What follows belongs to an exercise in optimizing a design on an open flow for small area, a short achievable clock period and few clock cycles per item; a production flow would make more cautious choices.
In this exercise RTL edits were held to simulation tests only and were not proved equivalent to the original.
The series may have gaps, and a smaller design here may also do less where the tests do not look.

run_1/density.png
Scale bar: 200 µm. The die is cut into 36 by 36 equal tiles; dark blue is low, red is high, 0 to 100% covered.
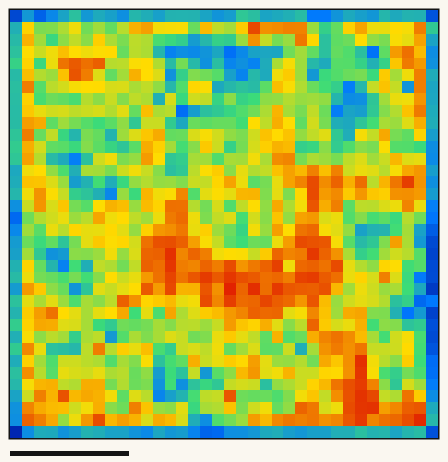
run_1/final_routing.png
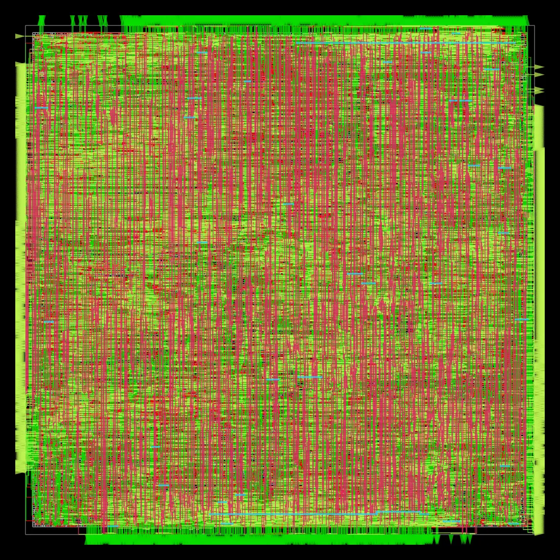
run_1/final_all.png
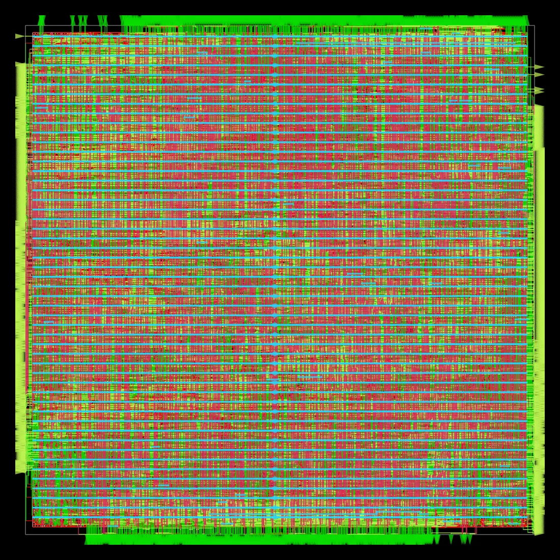
==> design.v <==
module HEVC_DCT8_ROM (
input  logic [2:0] row,
input  logic [2:0] col,
output logic signed [7:0] coeff  
);
always_comb begin
case ({row, col})
6'd0: coeff = 8'sd64;
6'd1: coeff = 8'sd64;
6'd2: coeff = 8'sd64;
6'd3: coeff = 8'sd64;
6'd4: coeff = 8'sd64;
6'd5: coeff = 8'sd64;
6'd6: coeff = 8'sd64;
6'd7: coeff = 8'sd64;
6'd8: coeff = 8'sd89;
6'd9: coeff = 8'sd75;
6'd10: coeff = 8'sd50;
6'd11: coeff = 8'sd18;
6'd12: coeff = -8'sd18;
6'd13: coeff = -8'sd50;
6'd14: coeff = -8'sd75;
6'd15: coeff = -8'sd89;
6'd16: coeff = 8'sd83;
6'd17: coeff = 8'sd36;
6'd18: coeff = -8'sd36;
6'd19: coeff = -8'sd83;
6'd20: coeff = -8'sd83;
6'd21: coeff = -8'sd36;
6'd22: coeff = 8'sd36;
6'd23: coeff = 8'sd83;
6'd24: coeff = 8'sd75;
6'd25: coeff = -8'sd18;
6'd26: coeff = -8'sd89;
6'd27: coeff = -8'sd50;
6'd28: coeff = 8'sd50;
6'd29: coeff = 8'sd89;
6'd30: coeff = 8'sd18;
6'd31: coeff = -8'sd75;
6'd32: coeff = 8'sd64;
6'd33: coeff = -8'sd64;
6'd34: coeff = -8'sd64;
6'd35: coeff = 8'sd64;
6'd36: coeff = 8'sd64;
6'd37: coeff = -8'sd64;
6'd38: coeff = -8'sd64;
6'd39: coeff = 8'sd64;
6'd40: coeff = 8'sd50;
6'd41: coeff = -8'sd89;
6'd42: coeff = 8'sd18;
6'd43: coeff = 8'sd75;
6'd44: coeff = -8'sd75;
6'd45: coeff = -8'sd18;
6'd46: coeff = 8'sd89;
6'd47: coeff = -8'sd50;
6'd48: coeff = 8'sd36;
6'd49: coeff = -8'sd83;
6'd50: coeff = 8'sd83;
6'd51: coeff = -8'sd36;
6'd52: coeff = -8'sd36;
6'd53: coeff = 8'sd83;
6'd54: coeff = -8'sd83;
6'd55: coeff = 8'sd36;
6'd56: coeff = 8'sd18;
6'd57: coeff = -8'sd50;
6'd58: coeff = 8'sd75;
6'd59: coeff = -8'sd89;
6'd60: coeff = 8'sd89;
6'd61: coeff = -8'sd75;
6'd62: coeff = 8'sd50;
6'd63: coeff = -8'sd18;
default: coeff = 8'sd0;
endcase
end
endmodule
module HEVC_MAC_unit (
input  logic [127:0] xin,      
output logic [127:0] yout      
);
logic signed [15:0] in [0:7];
genvar gk;
generate
for (gk = 0; gk < 8; gk = gk + 1) begin : UNPK
assign in[gk] = xin[gk*16 +: 16];
end
endgenerate
logic signed [16:0] e [0:3];
logic signed [16:0] o [0:3];
always_comb begin
for (int k = 0; k < 4; k = k + 1) begin
e[k] = in[k] + in[7-k];
o[k] = in[k] - in[7-k];
end
end
logic signed [17:0] ee0, ee1, eo0, eo1;
assign ee0 = e[0] + e[3];
assign ee1 = e[1] + e[2];
assign eo0 = e[0] - e[3];
assign eo1 = e[1] - e[2];
logic [18:0] s0, s4;
assign s0 = ee0 + ee1 + 19'sd1;
assign s4 = ee0 - ee1 + 19'sd1;
logic [22:0] a, b, a9, b9, a83, b83, s2, s6;
assign a = 23'(eo0);
assign b = 23'(eo1);
assign a9  = (a << 3) + a;
assign b9  = (b << 3) + b;
assign a83 = (a << 6) + (a9 << 1) + a;
assign b83 = (b << 6) + (b9 << 1) + b;
assign s2 = a83 + (b9 << 2) + 23'd64;
assign s6 = (a9 << 2) - b83 + 23'd64;
logic [22:0] m18 [0:3];
logic [22:0] m50 [0:3];
logic [22:0] m75 [0:3];
logic [22:0] m89 [0:3];
always_comb begin
for (int k = 0; k < 4; k = k + 1) begin
logic [22:0] v, v9, v25;
v   = 23'(o[k]);
v9  = (v << 3) + v;
v25 = (v << 4) + v9;
m18[k] = v9 << 1;
m50[k] = v25 << 1;
m75[k] = (v25 << 1) + v25;
m89[k] = (v << 6) + v25;
end
end
logic [22:0] s1, s3, s5, s7;
assign s1 = m89[0] + m75[1] + m50[2] + m18[3] + 23'd64;
assign s3 = m75[0] - m18[1] - m89[2] - m50[3] + 23'd64;
assign s5 = m50[0] - m89[1] + m18[2] + m75[3] + 23'd64;
assign s7 = m18[0] - m50[1] + m75[2] - m89[3] + 23'd64;
assign yout[0*16 +: 16] = s0[16:1];
assign yout[4*16 +: 16] = s4[16:1];
assign yout[2*16 +: 16] = s2[22:7];
assign yout[6*16 +: 16] = s6[22:7];
assign yout[1*16 +: 16] = s1[22:7];
assign yout[3*16 +: 16] = s3[22:7];
assign yout[5*16 +: 16] = s5[22:7];
assign yout[7*16 +: 16] = s7[22:7];
endmodule
module DCT_N_2D_seq #(
parameter N = 8,                     
parameter BIT_DEPTH = 8
)(
input  logic clk,
input  logic reset,
input  logic start,
input  logic [N*N*16-1:0] x,        
output logic [N*N*16-1:0] y,        
output logic done
);
logic busy;                          
logic [1023:0] s;                    
logic [1023:0] uin, uout;            
assign uin = busy ? s : x;
genvar gi, gu;
generate
for (gi = 0; gi < 8; gi = gi + 1) begin : UNIT
HEVC_MAC_unit u (.xin(uin[gi*128 +: 128]), .yout(uout[gi*128 +: 128]));
for (gu = 0; gu < 8; gu = gu + 1) begin : WR
always_ff @(posedge clk) begin
if (start | busy) s[(gu*8+gi)*16 +: 16] <= uout[gi*128 + gu*16 +: 16];
end
end
end
endgenerate
always_ff @(posedge clk or posedge reset) begin
if (reset) begin
busy <= 1'b0;
done <= 1'b0;
end else if (busy) begin
busy <= 1'b0;
done <= 1'b1;
end else if (start) begin
busy <= 1'b1;
done <= 1'b0;
end
end
assign y = s;
endmodule
==> run.sh <==
#!/bin/bash
# synth_recipe.tcl (not shown) runs the flow's synth.tcl, then flattens the netlist and writes it again
# the make line also repeats each setting of config.mk as NAME=value (left out here)
make -C /OpenROAD-flow-scripts/flow DESIGN_CONFIG=/design/flow/config.mk WORK_HOME=/design/flow/orfs CLKGATE_MAP_FILE= SYNTH_SCRIPT=/design/flow/synth_recipe.tcl finish
==> config.mk <==
export PLATFORM = sky130hd
export DESIGN_NAME = DCT_N_2D_seq
export DESIGN_NICKNAME = DCT_N_2D_seq
export VERILOG_FILES = /design/flow/design.v
export SDC_FILE = /design/flow/constraint.sdc
export NUM_CORES = 4
export LEC_CHECK = 0
export CAP_MARGIN = 20
export CORE_AREA = 10 10 710 710
export DIE_AREA = 0 0 720 720
export SLEW_MARGIN = 20
==> constraint.sdc <==
create_clock -name core_clock -period 14.0 [get_ports {clk}]
set_input_delay 2.8000 -clock core_clock [delete_from_list [all_inputs] [get_ports {clk}]]
set_output_delay 2.8000 -clock core_clock [all_outputs]
set_load 0.01 [all_outputs]
==> flow_summary.yaml, run 1 <==
run_status:
  status: "finished with violations"
  so_faults: "max-capacitance violations, max-slew violations"
clocking:
  cts_root_buf: "clkbuf_16"
  clk_pin_slew_ps: 60
  cts_setup_buffers: 0
sta:
  slew_violations: 24
critical_path:
  slowest_delay_ps: 1220
  critPathCapture: "s[671]"
  path_class: "reg -> reg"
  critPathMaxFanout: 23
drt:
  highest_layer: "met5"
  ant_nets: 0
  dr_total_vias: 269000
grt:
  grt_util_met2_pct: 72.8
  grt_pass1_vias: 260000
  grtUsageMet1_pct: 60.4
  grt_start_max_net_pins: 142
layout:
  inv_count: 6859
  nonClkBufAreaFrac_pct: 8.02
  final_cell_area_um2: 336000
  layout.nets: 44600
  drive_above_1_share_pct: 5.41
  multi_input_area_share_pct: 70.9
synth:
  synthArstFlopShare_pct: 0.195
  ys_types: 125
  synth_top_area_share_pct: 22.2
placement:
  port_buffers: 2051
  dp_cells: 41600
  place_area_um2: 330000
job:
  drv_cap: 2
hold_path:
  worst_hold_startpoint: "done"
floorplan:
  pin_count: 2052
Testbench counts for the RTL of run 1, summed over its fixed seeds: cycles 384, items 192.
Notes on density.png above:
tiles over 75% full: 29%
mean over tiles: 63%
densest ninth of the die: middle
fullest tile: 96%

Notes on final_routing.png above:
WL met1: 477000 µm
DR WL met3: 213000 µm
Tot GR Track Use: 54.2%
WL per Instance: 34.6 µm

Notes on final_all.png above:
row count: 257
Final Non-Filler Cells: 42300

run 1: sequential cells by signal, summed over array words and instances, names as in the netlist:
signal / count
busy: 1
s: 1024
done: 1
run 1: Yosys cell counts (249+ instances only):
library cell / count
a21o_1: 576
o21a_1: 326
edfxtp_1: 1024
fa_1: 3037
o21ai_0: 868
mux2i_1: 608
ha_1: 5248
mux2_2: 518
inv_1: 6819
xor2_1: 849
nand2_1: 603
o21bai_1: 1224
nor3_1: 559
clkbuf_1: 249
xnor2_1: 2897
nor2b_1: 277
nor2_1: 1730
a21oi_1: 2378
run 1: worst max-delay path: cells and delay by family (launching register included):
| kind | cells | cell delay (ps) |
|---|---|---|
| xor gates and xnor gates | 4 | 1690 |
| DFF | 1 | 1220 |
| buffers and inverters | 6 | 1630 |
| muxes | 2 | 1090 |
| adders and majority gates | 9 | 3570 |
| AOI/OAI and AO/OA | 13 | 3270 |
| and+or+nand+nor | 4 | 550 |
--- run 2: outline of the changes from run 1 ---
design.v: 181 -> 4368 lines; modules unchanged: 2
  HEVC_MAC_unit: edited, 66 -> 4244 lines
  dct_fa: new, 5 lines
  dct_ha: new, 4 lines
==> module dct_ha as of run 2 <==
module dct_ha (input logic a, input logic b, output logic s, output logic co);
assign s = a ^ b;
assign co = a & b;
endmodule
==> module dct_fa as of run 2 <==
module dct_fa (input logic a, input logic b, input logic c,
               output logic s, output logic co);
assign s = a ^ b ^ c;
assign co = (a & b) | (a & c) | (b & c);
endmodule
--- a/config.mk
+++ b/config.mk
@@ -7,5 +7,6 @@
 export LEC_CHECK = 0
 export CAP_MARGIN = 20
-export CORE_AREA = 10 10 710 710
-export DIE_AREA = 0 0 720 720
+export CORE_AREA = 10 10 810 810
+export DIE_AREA = 0 0 820 820
 export SLEW_MARGIN = 20
+export SYNTH_HIERARCHICAL = 1
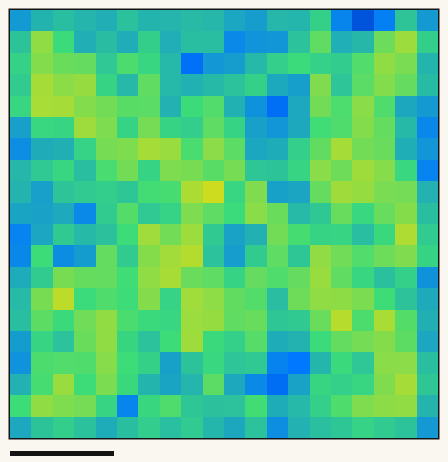
run_2/density.png
Scale bar: 200 µm. The die is cut into 20 by 20 equal tiles; dark blue is low, red is high, 0 to 100% covered.
mean over tiles: 48%
fullest tile: 69%
post-layout util: 52.3%
Initial Utilization: 46.7%

==> run 2 against run 1 <==
  * Now clean on timing, DRC and antenna
  * Global-route usage down 9.9 points
  * Wire length is 3.5% higher
  * Hold slack got worse by 9.7 ps
  * Final cell count is 12% lower
  * Clock skew grew 27 ps
  * Critical endpoint is now s[654]
==> flow_summary.yaml, run 2 <==
layout:
  inv_count: 3586
  final_cell_area_um2: 333000
  instances_no_fill: 37400
  largest_reg_flops: 1024
  nonClkBufAreaFrac_pct: 7.74
  top_regs: "s: 1024 flops, busy: 1 flops, done: 1 flops"
  max_flop_register: "s"
clocking:
  clk_pin_slew_ps: 60
  cts_setup_buffers: 0
synth:
  post-synth-top-count-cell: "ha_1"
  ys_types: 61
  synth_top_area_share_pct: 34.5
  synthArstFlopShare_pct: 0.195
drt:
  dr_total_vias: 223000
  wl_per_cell_um: 40.5
  ant_nets: 0
placement:
  port_buffers: 2051
  dp_cells: 36700
  place_area_um2: 327000
grt:
  grt_start_max_net_pins: 149
run_status:
  status: "complete, no violations"
critical_path:
  path_class: "in -> reg"
  slowest_delay_ps: 650
job:
  drv_cap: 0
floorplan:
  pin_count: 2052
Testbench counts for the RTL of run 2, summed over its fixed seeds: cycles 384, items 192.
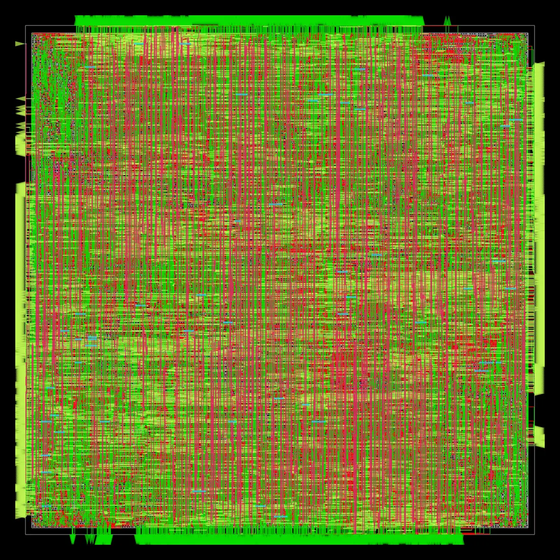
run_2/final_routing.png
Tot GR Track Use: 44.3%
DR WL met3: 148000 µm
WL met1: 553000 µm

==> run 2: cell types whose count changed in the layout (fill, tap and decap cells not counted), sizes merged, moves of 443 or more <==
cell    delta
ha       +952
a21oi   -1660
o21bai  -1056
xor2     -706
fa      +2099
inv     -3251
a21o     +576
mux2i    -608
nor3     -443
xnor2   -1663
mux2     +538
==> run 2: Yosys stat by module, one instance, submodules excluded <==
module / cells / area [µm²] / flip-flops and latches / copies in the design
dct_ha: 1 / 12.5 / 0 / 4592
HEVC_MAC_unit: 1846 / 11800 / 0 / 8
DCT_N_2D_seq: 2169 / 43300 / 1026 / 1
dct_fa: 1 / 20.0 / 0 / 5128
==> run 2: worst max-delay path: cells and delay by family <==
| kind | cells | cell delay, ps |
|---|---|---|
| fa+ha+maj | 13 | 4450 |
| xor+xnor | 3 | 1000 |
| compound gates | 10 | 2080 |
| mux | 1 | 400 |
| simple gates | 5 | 570 |
| buf+inv | 7 | 1680 |

-- afterwards: timing with drivers on the ports --
The results above use ideal ports. As a check the final layouts listed here were re-extracted and re-timed, cells and wires unchanged. Step 1: set_driving_cell puts a clkbuf_16 on clk and a buf_2 on each other input, an assumption about the parent block. Step 2 adds t to the input delays and takes it off the output delays; t is the mean of the earliest and latest rising clock arrival at the registers after step 1. Input paths then give back, and output paths get back, about the clock's delay inside the block. Slacks: ideal / step 1 / step 2; pairs: ideal / step 1.
run	t (ns)	slack for setup (ns)	clock arrival spread, ns	slew at the worst register clock pin (ns)	worst data-port slew with drivers (ns)
run 1	1.131	0.580 / 0.580 / -0.432	0.112 / 0.111	0.09 / 0.09	0.35
run 2	1.120	1.684 / 1.758 / 0.638	0.138 / 0.138	0.08 / 0.08	0.34
The setup slack of run 2, which loses most, moves by +0.074 ns with the drivers and by -1.046 ns with both steps.
